Background: an optimization exercise with open tools, aiming at a short achievable clock period and few clock cycles. Do not read the settings as production practice.
At most, simulation tests tie the RTL to the original design; equivalence was not proved.
Some runs may be left out. An edit can pass the tests and still lose a function that they never use.
The RTL of run 3 was laid out without a check of its function.

==> run.sh <==
#!/bin/bash
# synth_recipe.tcl (not shown) runs the flow's synth.tcl, then flattens the netlist and writes it again
# the make line also repeats each setting of config.mk as NAME=value (left out here)
make -C /OpenROAD-flow-scripts/flow DESIGN_CONFIG=/design/flow/config.mk WORK_HOME=/design/flow/orfs CLKGATE_MAP_FILE= SYNTH_SCRIPT=/design/flow/synth_recipe.tcl finish
==> config.mk <==
export PLATFORM = sky130hd
export DESIGN_NAME = CPUTop
export DESIGN_NICKNAME = CPUTop
export VERILOG_FILES = /design/flow/design.v
export SDC_FILE = /design/flow/constraint.sdc
export NUM_CORES = 4
export LEC_CHECK = 0
export CAP_MARGIN = 20
export CORE_MARGIN = 2
export CORE_UTILIZATION = 40
export SLEW_MARGIN = 20
==> constraint.sdc <==
create_clock -name core_clock -period 17.5 [get_ports {clock}]
set_input_delay 3.5000 -clock core_clock [delete_from_list [all_inputs] [get_ports {clock}]]
set_output_delay 3.5000 -clock core_clock [all_outputs]
set_load 0.01 [all_outputs]
==> design.v <==
module ControlUnit(
  input  [5:0] io_opcode,
  output       io_output0,
  output       io_output1,
  output       io_output2,
  output       io_output3,
  output       io_output4,
  output       io_output5
);
  assign io_output0 = io_opcode[0];
  assign io_output1 = io_opcode[1];
  assign io_output2 = io_opcode[2];
  assign io_output3 = io_opcode[3];
  assign io_output4 = io_opcode[4];
  assign io_output5 = io_opcode[5];
endmodule
module ALU(
  input  [5:0]  io_sel,
  input  [31:0] io_oper1,
  input  [31:0] io_oper2,
  output reg        io_comparisonResult,
  output reg [31:0] io_result
);
  wire [63:0] product = io_oper1 * io_oper2;
  always @(*) begin
    io_result = 32'h0;
    io_comparisonResult = 1'b0;
    case (io_sel)
      6'b010000: io_result = io_oper1 + io_oper2;           
      6'b010001: io_result = io_oper1 + io_oper2;           
      6'b010010: io_result = io_oper1 - io_oper2;           
      6'b100000: io_result = product[31:0];                 
      6'b000100: io_comparisonResult = 1'b1;                
      6'b000101: io_comparisonResult = io_oper1 == io_oper2;  
      6'b000110: io_comparisonResult = io_oper1 < io_oper2;   
      6'b001000: io_result = io_oper2;                      
      6'b001001: io_result = io_oper1;                      
      6'b001010: io_result = io_oper1;                      
      default: ;
    endcase
  end
endmodule
module RegisterFile(
  input         clock,
  input  [4:0]  io_aSel,
  input  [4:0]  io_bSel,
  input  [31:0] io_writeData,
  input  [4:0]  io_writeSel,
  input         io_writeEnable,
  output [31:0] io_a,
  output [31:0] io_b
);
  reg [31:0] regs [0:31];
  always @(posedge clock) begin
    if (io_writeEnable) begin
      regs[io_writeSel] <= io_writeData;
    end
  end
  assign io_a = regs[io_aSel];
  assign io_b = regs[io_bSel];
endmodule
module ProgramCounter(
  input         clock,
  input         reset,
  input         io_stop,
  input         io_jump,
  input         io_run,
  input  [15:0] io_programCounterJump,
  output [15:0] io_programCounter
);
  reg  [15:0] countReg;
  wire [15:0] adderOutput = countReg + 16'h1;
  wire        stopped = io_stop | ~io_run;
  assign io_programCounter = countReg;
  always @(posedge clock) begin
    if (reset) begin
      countReg <= 16'h0;
    end else if (!stopped) begin
      if (io_jump) begin
        countReg <= io_programCounterJump;
      end else begin
        countReg <= adderOutput;
      end
    end
  end
endmodule
module CPUTop(
  input         clock,
  input         reset,
  input         run,
  output        done,
  output [15:0] imem_addr,
  input  [31:0] imem_rdata,
  output [15:0] dmem_addr,
  input  [31:0] dmem_rdata,
  output        dmem_we,
  output [31:0] dmem_wdata
);
  wire [15:0] pc;
  wire [31:0] instruction = imem_rdata;
  wire [5:0]  opcode = instruction[31:26];
  wire [15:0] data = instruction[15:0];
  wire cu0, cu1, cu2, cu3, cu4, cu5;
  wire [31:0] regA, regB, aluResult;
  wire        cmp;
  wire isSD  = opcode == 6'b001001;
  wire isLD  = opcode == 6'b001010;
  wire isEND = opcode == 6'b111111;
  wire isImm = (opcode == 6'b010000) | (opcode == 6'b001000);
  ControlUnit controlUnit(
    .io_opcode(opcode),
    .io_output0(cu0), .io_output1(cu1), .io_output2(cu2),
    .io_output3(cu3), .io_output4(cu4), .io_output5(cu5)
  );
  wire swapSel = cu2 | isSD;
  wire [4:0] aSel = swapSel ? instruction[25:21] : instruction[20:16];
  wire [4:0] bSel = swapSel ? instruction[20:16] : instruction[15:11];
  wire active = run & ~reset;
  wire regWE = active & (isLD | ((cu5 | cu4 | cu3) & ~isSD & ~isEND));
  wire [31:0] regWD = (isSD | isLD) ? dmem_rdata : aluResult;
  RegisterFile registerFile(
    .clock(clock),
    .io_aSel(aSel), .io_bSel(bSel),
    .io_writeData(regWD), .io_writeSel(instruction[25:21]),
    .io_writeEnable(regWE),
    .io_a(regA), .io_b(regB)
  );
  ALU alu(
    .io_sel(opcode),
    .io_oper1(regA),
    .io_oper2(isImm ? {16'h0, data} : regB),
    .io_comparisonResult(cmp),
    .io_result(aluResult)
  );
  ProgramCounter programCounter(
    .clock(clock), .reset(reset),
    .io_stop(isEND),
    .io_jump(cu2 & cmp),
    .io_run(run),
    .io_programCounterJump(data),
    .io_programCounter(pc)
  );
  assign imem_addr  = pc;
  assign dmem_addr  = isLD ? regA[15:0] : regB[15:0];
  assign dmem_we    = active & isSD;
  assign dmem_wdata = aluResult;
  assign done       = ~run | isEND;
endmodule
**Run 1: metal layers overlaid**

Bar = 100 µm.
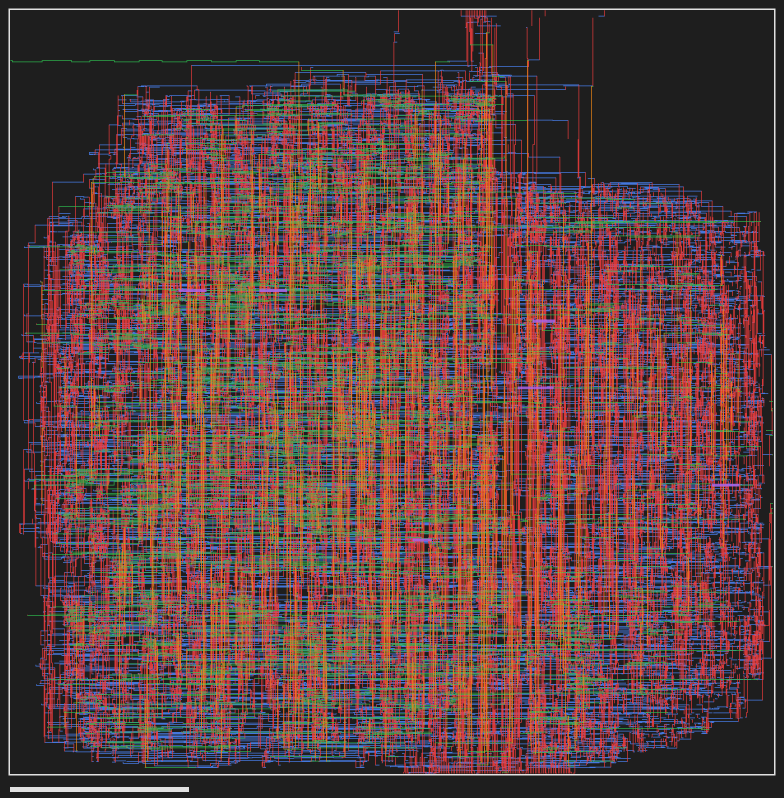
[met1] blue | wire length: 122 mm
[met4] orange | wire length: 26.0 mm
[met2] red | wire length: 146 mm
[met3] green | wire length: 40.0 mm
[met5] purple | wire length: 80.0 µm
GRT Total Usage: 35.59%
routed len/inst: 31.89 µm
DRT Wirelength: 334.5 mm
via count: 65790

**Run 1: M1 wires**

Bar = 100 µm.
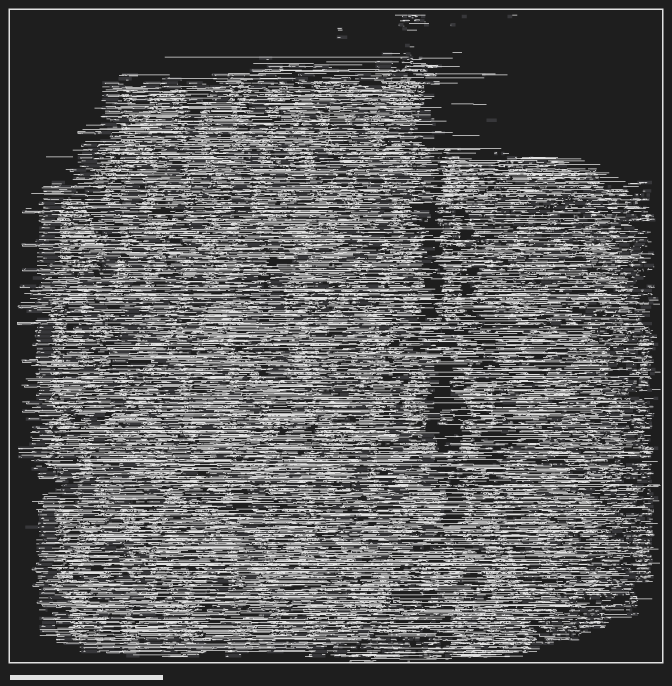
nets with wire on the layer: 8085
longest straight run: 160 µm

**Run 1: pin placement**

Bar = 100 µm. Pins as bars across the die edge, other pins in gray.
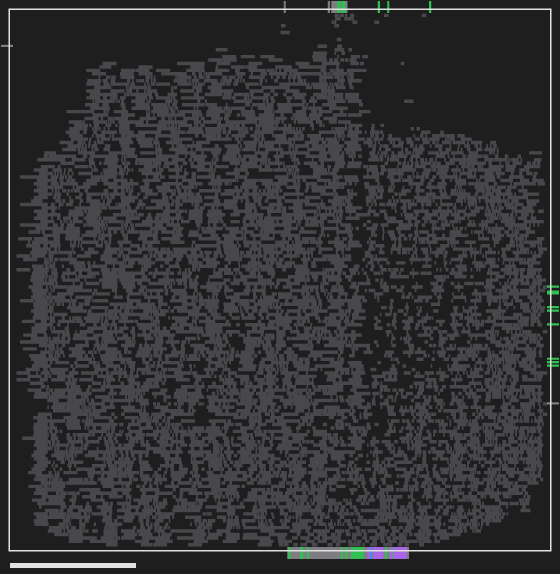
[`dmem_wdata`] green | pins: 32 | direction: output | edge: 16 south, 9 east, 7 north
[`imem_addr`] purple | pins: 16 | direction: output | edge: south
[`reset`] blue | pins: 1 | direction: input | edge: south
Chip Width: 427.2 µm
number of port buffers: 132

==> flow_summary.yaml, run 1 <==
grt:
  grt_use_met3_pct: 8.109
  grt_pass1_wl_mm: 463.5
  grt_pass1_vias: 62920
  busiest_layer: "met2"
  antenna_found_initial: 14
  use_met2_pct: 54.49
  grt_max_degree: 58
  use_met1_pct: 45.40
  grt_overflow_total: 0
routing:
  met3_wirelength_mm: 40.00
  ant_nets: 0
  drt-met1-wl_mm: 122.3
  top_layer: "met5"
  first_pass_iters: 6
  wl_met2_mm: 146.0
  drc: 0
  drtIter0Drc: 10610
  viasPerCell: 6.273
final_layout:
  seq_share_pct: 34.99
  largest_class: "multi-input gates"
  seq_cells: 1040
  stdcell_area_um2: 88800
  n_all_buffers: 1236
  n_antenna_cell: 3
  area_share_nonclk_buffers_pct: 13.37
  regArea_um2: 31070
  nClkBuffers: 138
  drive_above_1_share_pct: 19.77
  n_all_inverters: 532
  instances_no_fill: 10490
  area_delta_synth_final_pct: 23.97
  clock_area_share_pct: 3.913
  regMostFlops: "registerFile.regs"
  multi_input_area_share_pct: 42.12
  fillers: 16010
  nMultiInputCombCells: 5125
  fin_nets: 8709
  final_cell_mix: "nand2_1 (1597), edfxtp_1 (1024), buf_4 (902)"
  multiInputGateArea_um2: 37400
  largest_register_ffs: 1024
  layout_commonest_cell: "nand2_1"
  finish.utilization_pct: 49.83
  top_regs: "registerFile.regs x1024, programCounter.countReg x16"
critical_path:
  required_ns: 14.00
  cpPeakStageDelay_ns: 0.52
  worst_ep_arrival_time_ns: 13.73
  reg2reg_to: "registerFile.regs[3][30]$_DFFE_PP_"
  reg2reg_depth: 38
  startpoint_type: "input pin"
  cp_slowest_cell: "fa_1"
  path_depth: 45
  cp_max_fo: 15
  cp_num_buf_inv: 19
  cp-endpoint: "dmem_wdata[30]"
  crit_type: "input pin to output port"
  end_kind: "output port"
  cpMostUsedCell: "fa_1"
  ff2ff_setup_slack_ns: 7.60
  r2r-start: "registerFile.regs[17][7]$_DFFE_PP_"
  crit_family: "adder cells"
  startpoint: "imem_rdata[30]"
run:
  max-cap-violations: 0
logic_synthesis:
  yosys-mux-area-fraction_pct: 3.780
  postSynth.asyncResetShare_pct: 0
  synth-seq-cells: 1040
  syn_area_per_cell_um2: 9.951
  synth_top_family_by_area: "simple AND/OR/NAND/NOR gates"
  synth-compound-area-share_pct: 12.44
  synth-main-ff-cell: "edfxtp_1"
  synth_common_cells: "nand2_1 (1603), edfxtp_1 (1024), inv_1 (511)"
  yosysWarnings: 3
  synthTopCellsByArea: "edfxtp_1 (43%), fa_1 (11%), nand2_1 (8.4%)"
  synth_edf_count: 1024
  syn_nets: 7864
  syn_inst: 7199
  yosysMostFrequentCell: "nand2_1"
  yosysTopAreaCell: "edfxtp_1"
  synth.top_cell.area_share_pct: 42.92
  ys_types: 103
  synthXorXnorAreaFrac_pct: 1.099
  seq_area_frac_synth_pct: 43.37
  synth_adder_area_share_pct: 14.74
  synthSimpleGateAreaFrac_pct: 18.06
  synth_area_um2: 71640
sta:
  setup_ws_ns: 0.2671
  skew_ns: 0.04100
  drv_slew: 0
  post-route-period-util_pct: 98.47
  finalSetupTns_ns: 0
  hold_violations: 0
  hold_slack_ns: 0.5166
  worst_pin_slew_ns: 1.250
  max_clock_freq_mhz: 58.03
  setup_violations: 0
  final.min_clock_period_ns: 17.23
  slew_headroom_pct: 16.45
worst_hold_path:
  min_to: "programCounter.countReg[0]$_SDFFE_PP0N_"
  min_from: "programCounter.countReg[0]$_SDFFE_PP0N_"
  hold_depth: 2
  worstHoldPathType: "register to register"
clocking:
  cts-htree-levels: 3
  clk_pin_slew_ns: 0.06
  clock_latency_ns: 0.76
  post_cts_buffers: 29
  cts_tree: "built"
  cts_root_buf: "clkbuf_16"
  numClockSinks: 1040
  cts_buffers: 109
  hold_buffers: 0
  clk_path_buf_depth: 3
  ctsResizeCount: 110
place:
  dp_cells: 10200
  gp_congestion: 0.9941
  placed_area_um2: 82920
  dp_slack_ns: -1.240
  place_hpwl_mm: 234.0
floorplanning:
  num_io_pins: 133
  core_um2: 178200
  nWellTaps: 2355
  start_util_pct: 40.19
  die_area_um2: 182500
  row_count: 155
run_status:
  outcome: "finished clean"
Testbench counts for the RTL of run 1, summed over its fixed seeds: cycles 201,258.
**Run 1: clock wires, drivers and flops**

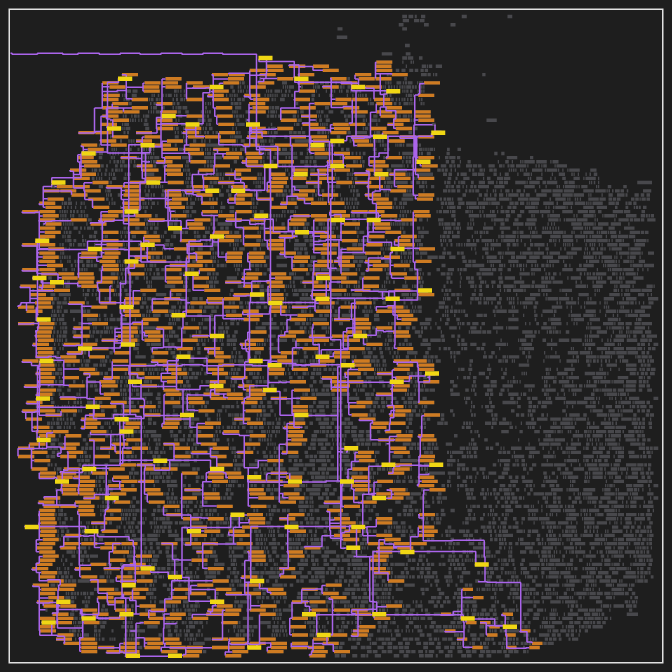

==> run 2, diff against run 1 <==
==> design.v (replaced) <==
module CPUTop(
  input         clock,
  input         reset,
  input         run,
  output        done,
  output [15:0] imem_addr,
  input  [31:0] imem_rdata,
  output [15:0] dmem_addr,
  input  [31:0] dmem_rdata,
  output        dmem_we,
  output [31:0] dmem_wdata
);
  localparam [5:0] OP_JR=6'b000100, OP_JEQ=6'b000101, OP_JLT=6'b000110,
                   OP_LI=6'b001000, OP_SD=6'b001001, OP_LD=6'b001010, OP_ADDI=6'b010000,
                   OP_ADD=6'b010001, OP_SUB=6'b010010, OP_MULT=6'b100000, OP_END=6'b111111;
  reg [31:0] regs [0:31];
  reg        e_v;       
  reg        e_end;     
  reg        e_sd, e_ld, e_wen, e_jr, e_jeq, e_jlt;
  reg        e_add, e_sub, e_mul, e_li;
  reg [4:0]  e_a;
  reg [15:0] e_imm;
  reg [31:0] e_ra, e_rb, e_op2;
  reg [15:0] npc;       
  wire eq = e_ra == e_rb;
  wire lt = e_ra < e_rb;
  wire taken = e_jr | (e_jeq & eq) | (e_jlt & lt);
  assign imem_addr = taken ? e_imm : npc;
  wire [31:0] sum  = e_rb + e_op2;
  wire [31:0] diff = e_rb - e_op2;
  wire [31:0] prod = e_rb * e_op2;
  reg  [31:0] res;
  always @(*) begin
    res = 32'h0;
    if (e_add) res = sum;
    if (e_sub) res = diff;
    if (e_mul) res = prod;
    if (e_li)  res = {16'h0, e_imm};
    if (e_ld)  res = dmem_rdata;
  end
  assign dmem_addr  = e_rb[15:0];
  assign dmem_wdata = e_ra;
  assign dmem_we    = e_sd & run & ~reset;
  assign done       = e_end;
  wire adv = ~reset & ~e_end & (run | ~e_v);
  wire wr  = e_wen & run & ~reset;
  always @(posedge clock) begin
    if (wr) regs[e_a] <= res;
  end
  wire [31:0] ins = imem_rdata;
  wire [5:0]  op  = ins[31:26];
  wire [4:0]  fa  = ins[25:21];
  wire [4:0]  fb  = ins[20:16];
  wire [4:0]  fc  = ins[15:11];
  wire [15:0] imm = ins[15:0];
  wire fwd_a = e_wen & (e_a == fa);
  wire fwd_b = e_wen & (e_a == fb);
  wire fwd_c = e_wen & (e_a == fc);
  wire [31:0] va = fwd_a ? res : regs[fa];
  wire [31:0] vb = fwd_b ? res : regs[fb];
  wire [31:0] vc = fwd_c ? res : regs[fc];
  wire d_sd  = op == OP_SD;
  wire d_ld  = op == OP_LD;
  wire d_end = op == OP_END;
  wire d_imm = (op == OP_ADDI) | (op == OP_LI);
  wire d_wen = d_ld | ((op[5] | op[4] | op[3]) & ~d_sd & ~d_end);
  always @(posedge clock) begin
    if (reset) begin
      e_v <= 1'b0; e_end <= 1'b0; e_sd <= 1'b0; e_ld <= 1'b0; e_wen <= 1'b0;
      e_jr <= 1'b0; e_jeq <= 1'b0; e_jlt <= 1'b0;
      npc <= 16'h0;
    end else if (adv) begin
      e_v   <= 1'b1;
      e_end <= d_end;
      e_sd  <= d_sd;
      e_ld  <= d_ld;
      e_wen <= d_wen;
      e_jr  <= op == OP_JR;
      e_jeq <= op == OP_JEQ;
      e_jlt <= op == OP_JLT;
      npc   <= imem_addr + 16'h1;
    end
  end
  always @(posedge clock) begin
    if (adv) begin
      e_add <= (op == OP_ADD) | (op == OP_ADDI);
      e_sub <= op == OP_SUB;
      e_mul <= op == OP_MULT;
      e_li  <= op == OP_LI;
      e_a   <= fa;
      e_imm <= imm;
      e_ra  <= va;
      e_rb  <= vb;
      e_op2 <= d_imm ? {16'h0, imm} : vc;
    end
  end
endmodule
--- a/config.mk
+++ b/config.mk
@@ -5,7 +5,9 @@
 export SDC_FILE = /design/flow/constraint.sdc
 export NUM_CORES = 4
 export LEC_CHECK = 0
+export ABC_CLOCK_PERIOD_IN_PS = 6000
 export CAP_MARGIN = 20
 export CORE_MARGIN = 2
 export CORE_UTILIZATION = 40
+export SETUP_SLACK_MARGIN = 5
 export SLEW_MARGIN = 20
**Run 2: clock wires, drivers and flops**

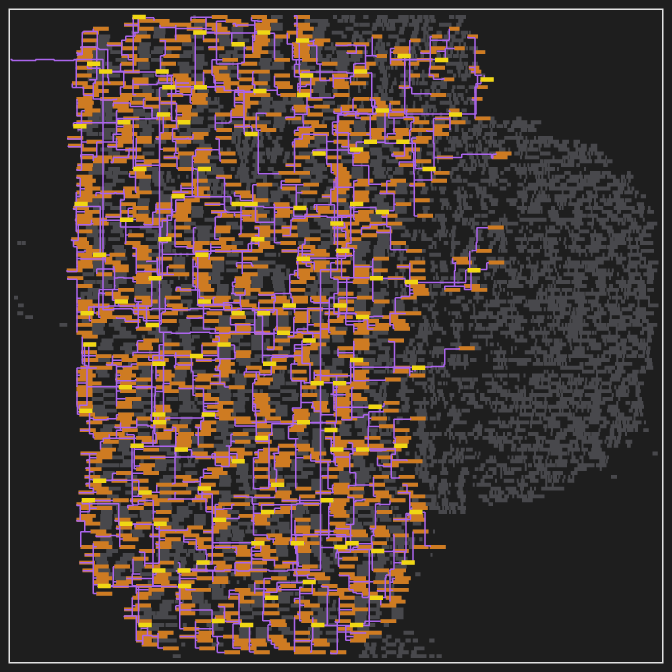
[cells driving clock nets] yellow | count: 115
[clock wires] purple | length: 14700 µm
[flip-flops] orange | count: 1169
routed clock nets: 116

**Run 2: metal layers overlaid**

Bar = 100 µm.
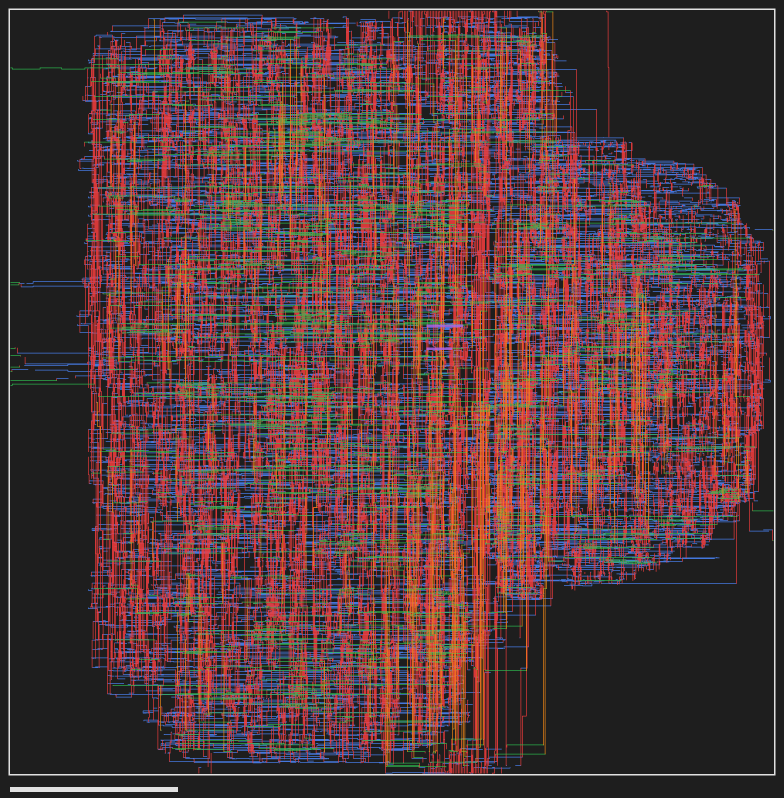
[met2] red | wire length: 135 mm
[met4] orange | wire length: 17600 µm
[met1] blue | wire length: 102 mm
[met5] purple | wire length: 34.0 µm
[met3] green | wire length: 26.8 mm
DRT Wirelength: 281.1 mm
via count: 52900

==> run 2 against run 1 <==
  * Core utilization decreased by 5.5 points
  * Area after synthesis increased by 14%
  * Largest cell class unchanged
  * Clock-buffer cell count decreased by 5
==> flow_summary.yaml, run 2 <==
run_status:
  outcome: "finished clean"
grt:
  use_met2_pct: 44.08
  antenna_found_initial: 5
  grt_use_total_pct: 27.18
  busiest_layer: "met2"
  use_met1_pct: 34.36
  grt_pass1_vias: 53830
  grt_overflow_total: 0
  grt_use_met3_pct: 5.488
  grt_pass1_wl_mm: 398.4
  grt_max_degree: 119
worst_hold_path:
  min_from: "npc[10]$_SDFFE_PP0P_"
  hold_depth: 2
  worstHoldPathType: "register to register"
clocking:
  numClockSinks: 1169
  cts_tree: "built"
  clk_path_buf_depth: 3
  cts-htree-levels: 3
  ctsResizeCount: 0
  post_cts_buffers: 0
  clk_pin_slew_ns: 0.07
  cts_buffers: 115
  hold_buffers: 0
  cts_root_buf: "clkbuf_16"
  clock_latency_ns: 0.77
place:
  port_buffers: 132
  gp_congestion: 0.9582
  placed_area_um2: 85750
  dp_cells: 8034
  dp_slack_ns: 7.668
floorplanning:
  core_um2: 202100
  die_area_um2: 207100
  num_io_pins: 133
  die_w_um: 455.1
  row_count: 165
logic_synthesis:
  synth-main-ff-cell: "edfxtp_1"
  synth_common_cells: "edfxtp_1 (1145), mux4_2 (960), inv_1 (488)"
  yosysWarnings: 1
  syn_inst: 5507
  synth_adder_area_share_pct: 13.44
  synthTopCellsByArea: "edfxtp_1 (42%), mux4_2 (27%), fa_1 (10%)"
  yosysTopAreaCell: "edfxtp_1"
  synth_area_um2: 81380
  synth-seq-cells: 1169
  yosysMostFrequentCell: "edfxtp_1"
  synthSimpleGateAreaFrac_pct: 5.501
  synth.top_cell.area_share_pct: 42.25
  syn_area_per_cell_um2: 14.78
  yosys-mux-area-fraction_pct: 27.72
  synthXorXnorAreaFrac_pct: 1.319
  syn_nets: 6202
  synth-compound-area-share_pct: 4.809
  synth_top_family_by_area: "multiplexers"
  seq_area_frac_synth_pct: 42.84
routing:
  first_pass_iters: 6
  viasPerCell: 6.410
  ant_nets: 0
  wl_met2_mm: 135.0
  top_layer: "met5"
  wl_per_cell_um: 34.06
  drc: 0
  met3_wirelength_mm: 26.84
  drtIter0Drc: 7205
sta:
  slew_headroom_pct: 19.61
  final.min_clock_period_ns: 9.886
  finalSetupTns_ns: 0
  max_clock_freq_mhz: 101.2
  skew_ns: 0.03198
  drv_slew: 0
  hold_violations: 0
  setup_ws_ns: 7.614
critical_path:
  r2r-start: "e_op2[5]$_DFFE_PP_"
  ff2ff_setup_slack_ns: 7.61
  cp_max_fo: 32
  cpMostUsedCell: "fa_1"
  end_kind: "register"
  reg2reg_to: "regs[14][31]$_DFFE_PP_"
  crit_family: "adder cells"
  cp-endpoint: "regs[14][31]$_DFFE_PP_"
  reg2reg_depth: 25
  cp_slowest_cell: "o41ai_1"
  worst_ep_arrival_time_ns: 10.20
  startpoint_type: "register"
final_layout:
  largest_class: "multi-input gates"
  n_all_buffers: 261
  stdcell_area_um2: 89570
  nMultiInputCombCells: 3426
  drive_above_1_share_pct: 25.51
  final_cell_mix: "edfxtp_1 (1145), mux4_2 (960), inv_1 (487)"
  clock_area_share_pct: 4.266
  nClkBuffers: 133
  n_antenna_cell: 2
  area_delta_synth_final_pct: 10.06
  n_all_inverters: 506
  layout_commonest_cell: "edfxtp_1"
  largest_register_ffs: 1024
  regMostFlops: "regs"
  fin_nets: 6174
  multi_input_area_share_pct: 48.31
  regArea_um2: 34860
  multiInputGateArea_um2: 43280
  instances_no_fill: 8253
  fillers: 17610
Testbench counts for the RTL of run 2, summed over its fixed seeds: cycles 201,258.
==> run 3: a larger rewrite; changed files in full <==
removed: run.sh
==> design.v <==
module CPUTop(
  input         clock,
  input         reset,
  input         run,
  output        done,
  output [15:0] imem_addr,
  input  [31:0] imem_rdata,
  output [15:0] dmem_addr,
  input  [31:0] dmem_rdata,
  output        dmem_we,
  output [31:0] dmem_wdata
);
  localparam [5:0] OP_JR=6'b000100, OP_JEQ=6'b000101, OP_JLT=6'b000110,
                   OP_LI=6'b001000, OP_SD=6'b001001, OP_LD=6'b001010, OP_ADDI=6'b010000,
                   OP_ADD=6'b010001, OP_SUB=6'b010010, OP_MULT=6'b100000, OP_END=6'b111111;
  reg        e1_end, e1_wen, e1_jr, e1_jeq, e1_jlt, e1_as, e1_sub, e1_mul, e1_li, e1_ld;
  reg [4:0]  e1_a;
  reg [15:0] e1_imm;
  reg [31:0] e1_ra, e1_rb, e1_op2;    
  reg        e2_wen, e2_jr, e2_jeq, e2_jlt, e2_as, e2_sub, e2_mul, e2_li, e2_ld;
  reg        e2_chb, e2_chc;          
  reg [4:0]  e2_a;
  reg [15:0] e2_imm;
  reg [31:0] e2_ra, e2_rb, e2_op2;
  reg        m_sd, m_s2, m_cha, m_chd;
  reg [15:0] m_addr;
  reg [31:0] m_data;
  reg [31:0] mul_x, mul_y;
  reg [15:0] npc, npc1, t1p1, t2p1;
  wire taken1 = e1_jr | (e1_jeq & (e1_ra == e1_rb)) | (e1_jlt & (e1_ra < e1_rb));
  wire taken2 = e2_jr | (e2_jeq & (e2_ra == e2_rb)) | (e2_jlt & (e2_ra < e2_rb));
  assign imem_addr = taken1 ? e1_imm : taken2 ? e2_imm : npc;
  wire [15:0] q    = taken1 ? t1p1   : taken2 ? t2p1   : npc1;
  wire [31:0] sum1 = e1_rb + e1_op2 + {31'h0, e1_sub};
  wire [31:0] b2   = e2_chb ? sum1 : e2_rb;
  wire [31:0] c2   = e2_chc ? (sum1 ^ {32{e2_sub}}) : e2_op2;
  wire [31:0] sum2 = b2 + c2 + {31'h0, e2_sub};
  wire [31:0] prod = mul_x * mul_y;
  reg [31:0] res1, res2;
  always @(*) begin
    res1 = 32'h0;
    if (e1_as)  res1 = sum1;
    if (e1_mul) res1 = prod;
    if (e1_li)  res1 = {16'h0, e1_imm};
    if (e1_ld)  res1 = dmem_rdata;
    res2 = 32'h0;
    if (e2_as)  res2 = sum2;
    if (e2_mul) res2 = prod;
    if (e2_li)  res2 = {16'h0, e2_imm};
    if (e2_ld)  res2 = dmem_rdata;
  end
  assign dmem_addr  = m_cha ? sum1[15:0] : m_addr;
  assign dmem_wdata = m_chd ? sum1 : m_data;
  assign dmem_we    = m_sd & ~(m_s2 & taken1) & run & ~reset;
  assign done       = e1_end;
  wire act = run & ~reset;
  wire adv = act & ~e1_end;
  wire w1  = act & e1_wen;
  wire w2n = e2_wen & ~taken1;
  wire w2  = act & w2n;
  reg [31:0] regs [0:31];
  integer i;
  always @(posedge clock) begin
    for (i = 0; i < 32; i = i + 1) begin
      if (w2 && e2_a == i[4:0]) regs[i] <= res2;
      else if (w1 && e1_a == i[4:0]) regs[i] <= res1;
    end
  end
  function [31:0] rd(input [4:0] f);
    if (w2n && e2_a == f) rd = res2;
    else if (e1_wen && e1_a == f) rd = res1;
    else rd = regs[f];
  endfunction
  reg [63:0] cv;
  reg [9:0]  ct [0:63];
  reg [31:0] cd [0:63];
  wire [15:0] p = imem_addr;
  always @(posedge clock) begin
    if (reset) cv <= 64'h0;
    else if (adv) cv[p[5:0]] <= 1'b1;
  end
  always @(posedge clock) begin
    if (adv) begin
      ct[p[5:0]] <= p[15:6];
      cd[p[5:0]] <= imem_rdata;
    end
  end
  wire [31:0] i1 = imem_rdata;
  wire [31:0] i2 = cd[q[5:0]];
  wire hit = cv[q[5:0]] & (ct[q[5:0]] == q[15:6]);
  wire [5:0] o1 = i1[31:26], o2 = i2[31:26];
  wire [4:0] a1 = i1[25:21], b1f = i1[20:16], c1 = i1[15:11];
  wire [4:0] a2 = i2[25:21], b2f = i2[20:16], c2f = i2[15:11];
  wire i1_sd = o1 == OP_SD, i1_ld = o1 == OP_LD, i1_end = o1 == OP_END, i1_jr = o1 == OP_JR;
  wire i1_mul = o1 == OP_MULT, i1_sub = o1 == OP_SUB;
  wire i1_as = (o1 == OP_ADD) | (o1 == OP_ADDI) | i1_sub;
  wire i1_imm = (o1 == OP_ADDI) | (o1 == OP_LI);
  wire i1_wen = i1_ld | ((o1[5] | o1[4] | o1[3]) & ~i1_sd & ~i1_end);
  wire i2_sd = o2 == OP_SD, i2_ld = o2 == OP_LD, i2_end = o2 == OP_END;
  wire i2_mul = o2 == OP_MULT, i2_sub = o2 == OP_SUB;
  wire i2_as = (o2 == OP_ADD) | (o2 == OP_ADDI) | i2_sub;
  wire i2_imm = (o2 == OP_ADDI) | (o2 == OP_LI);
  wire i2_wen = i2_ld | ((o2[5] | o2[4] | o2[3]) & ~i2_sd & ~i2_end);
  wire i2_br  = (o2 == OP_JEQ) | (o2 == OP_JLT);
  wire i2_rr  = (o2 == OP_ADD) | i2_sub | i2_mul;       
  wire u2_a = i2_br | i2_sd;
  wire u2_b = i2_br | i2_sd | i2_ld | i2_rr | (o2 == OP_ADDI);
  wire u2_c = i2_rr;
  wire d_a = i1_wen & (a1 == a2)  & u2_a;
  wire d_b = i1_wen & (a1 == b2f) & u2_b;
  wire d_c = i1_wen & (a1 == c2f) & u2_c;
  wire ok_a = ~d_a | (i1_as & i2_sd);
  wire ok_b = ~d_b | (i1_as & ~i2_br & ~i2_mul);
  wire ok_c = ~d_c | (i1_as & ~i2_mul);
  wire pair = hit & ~i1_jr & ~i1_end & ~i2_end & ~((i1_sd | i1_ld) & (i2_sd | i2_ld)) &
              ~(i1_mul & i2_mul) & ok_a & ok_b & ok_c;
  wire [31:0] va1 = rd(a1), vb1 = rd(b1f), vc1 = rd(c1);
  wire [31:0] va2 = rd(a2), vb2 = rd(b2f), vc2 = rd(c2f);
  wire [31:0] op2_1 = (i1_imm ? {16'h0, i1[15:0]} : vc1) ^ {32{i1_sub}};
  wire [31:0] op2_2 = (i2_imm ? {16'h0, i2[15:0]} : vc2) ^ {32{i2_sub}};
  always @(posedge clock) begin
    if (reset) begin
      e1_end <= 1'b0; e1_wen <= 1'b0; e1_jr <= 1'b0; e1_jeq <= 1'b0; e1_jlt <= 1'b0;
      e2_wen <= 1'b0; e2_jr <= 1'b0; e2_jeq <= 1'b0; e2_jlt <= 1'b0;
      m_sd <= 1'b0;
      npc <= 16'h0;
      npc1 <= 16'h1;
    end else if (adv) begin
      e1_end <= i1_end;
      e1_wen <= i1_wen;
      e1_jr  <= i1_jr;
      e1_jeq <= o1 == OP_JEQ;
      e1_jlt <= o1 == OP_JLT;
      e2_wen <= pair & i2_wen;
      e2_jr  <= pair & (o2 == OP_JR);
      e2_jeq <= pair & (o2 == OP_JEQ);
      e2_jlt <= pair & (o2 == OP_JLT);
      m_sd   <= i1_sd | (pair & i2_sd);
      npc    <= p + (pair ? 16'h2 : 16'h1);
      npc1   <= p + (pair ? 16'h3 : 16'h2);
    end
  end
  always @(posedge clock) begin
    if (adv) begin
      e1_as  <= i1_as;
      e1_sub <= i1_sub;
      e1_mul <= i1_mul;
      e1_li  <= o1 == OP_LI;
      e1_ld  <= i1_ld;
      e1_a   <= a1;
      e1_imm <= i1[15:0];
      e1_ra  <= va1;
      e1_rb  <= vb1;
      e1_op2 <= op2_1;
      t1p1   <= i1[15:0] + 16'h1;
      e2_as  <= i2_as;
      e2_sub <= i2_sub;
      e2_mul <= i2_mul;
      e2_li  <= o2 == OP_LI;
      e2_ld  <= i2_ld;
      e2_chb <= d_b;
      e2_chc <= d_c;
      e2_a   <= a2;
      e2_imm <= i2[15:0];
      e2_ra  <= va2;
      e2_rb  <= vb2;
      e2_op2 <= op2_2;
      t2p1   <= i2[15:0] + 16'h1;
      m_s2   <= ~(i1_sd | i1_ld);
      m_cha  <= ~(i1_sd | i1_ld) & d_b;
      m_chd  <= ~(i1_sd | i1_ld) & d_a;
      m_addr <= (i1_sd | i1_ld) ? vb1[15:0] : vb2[15:0];
      m_data <= (i1_sd | i1_ld) ? va1 : va2;
      mul_x  <= i1_mul ? vb1 : vb2;
      mul_y  <= i1_mul ? vc1 : vc2;
    end
  end
endmodule
==> flow/run.sh <==
#!/bin/bash
# The standard layout, with the resizer asked to leave 10 ns of setup slack
# at the design's 17.5 ns clock (the SDC is unchanged).
set -euo pipefail
bash standard.sh SETUP_SLACK_MARGIN=10 finish > standard.log 2>&1
==> standard.sh <==
#!/bin/bash
# synth_recipe.tcl (not shown) runs the flow's synth.tcl, then flattens the netlist and writes it again
# the make line also repeats each setting of config.mk as NAME=value (left out here)
make -C /OpenROAD-flow-scripts/flow DESIGN_CONFIG=/design/flow/config.mk WORK_HOME=/design/flow/orfs CLKGATE_MAP_FILE= SYNTH_SCRIPT=/design/flow/synth_recipe.tcl "${@:-finish}"
==> run 3 against run 2 <==
  * The run now fails in global routing (5_1_grt)
  * Area after synthesis grew to 2.9 times the previous value
  * Synthesized cell count rose to 4.0 times the previous value
==> flow_summary.yaml, run 3 <==
logic_synthesis:
  synth_edf_count: 4105
  synth.top_cell.area_share_pct: 52.34
  synth_area_um2: 235500
  yosysMostFrequentCell: "edfxtp_1"
  synth_common_cells: "edfxtp_1 (4105), nand2_1 (2647), nor2_1 (1593)"
  yosys-mux-area-fraction_pct: 1.949
  synthTopCellsByArea: "edfxtp_1 (52%), nand2_1 (4.2%), a22oi_1 (3.6%)"
  syn_area_per_cell_um2: 10.79
  synth_adder_area_share_pct: 4.876
  syn_nets: 22560
  ys_types: 126
  syn_inst: 21830
  synth-main-ff-cell: "edfxtp_1"
  synthXorXnorAreaFrac_pct: 1.326
  synth-seq-cells: 4211
  postSynth.asyncResetShare_pct: 0
  synthSimpleGateAreaFrac_pct: 13.59
  yosysWarnings: 2
  seq_area_frac_synth_pct: 53.24
  synth_top_family_by_area: "compound AO/OA/AOI/OAI gates"
  synth-compound-area-share_pct: 20.04
  yosysTopAreaCell: "edfxtp_1"
floorplanning:
  fp.dieH_um: 771.3
  start_util_pct: 40.19
  row_count: 281
  num_io_pins: 133
  die_w_um: 771.3
place:
  port_buffers: 132
  place_hpwl_mm: 1080
  gp_congestion: 1.217
  dp_cells: 28870
  placed_area_um2: 250700
  dp_slack_ns: 5.614
grt:
  grt_overflow_total: 9
  use_met2_pct: 80.54
  use_met1_pct: 72.79
  grt_use_met3_pct: 60.86
  grt_max_degree: 83
  grt_pass1_wl_mm: 2741
  grt_pass1_vias: 249600
  busiest_layer: "met2"
  grt_use_total_pct: 70.28
run_status:
  outcome: "aborted with a tool error"
  haltStage: "global routing (5_1_grt)"
  tool.error: "[ERROR GRT-0116] Global routing finished with congestion. Check the congestion regions in the DRC Viewer."
clocking:
  cts_buffers: 461
  ctsResizeCount: 3716
  numClockSinks: 4211
  hold_buffers: 0
  clk_path_buf_depth: 4
  cts_root_buf: "clkbuf_16"
  cts-htree-levels: 5
  post_cts_buffers: 1454

-- re-timing with driven ports --
The results above use ideal ports. As a check the final layouts listed here were re-extracted and re-timed, cells and wires unchanged.
Step 1, drivers: a clkbuf_16 drives clock and a buf_2 each remaining input, both assumed.
Step 2, shift: input delay + t, output delay - t, t = (earliest + latest rising clock arrival at the registers) / 2. This alone moves slack from input paths to output paths.
Slacks: ideal / step 1 / step 2; pairs: ideal / step 1.
run	shift t [ns]	setup slack, ns	hold slack, ns	worst data-port slew with drivers (ns)	pins driven straight from the clock port
run 1	0.824	0.267 / 0.238 / 0.238	0.517 / 0.517 / 0.517	0.08	1
run 2	0.841	7.614 / 7.614 / 7.614	0.486 / 0.486 / 0.486	0.08	1
After both steps every run listed still meets setup and hold. For run 1, which loses most, drivers alone change the setup slack by -0.029 ns; drivers and shift together by -0.029 ns.
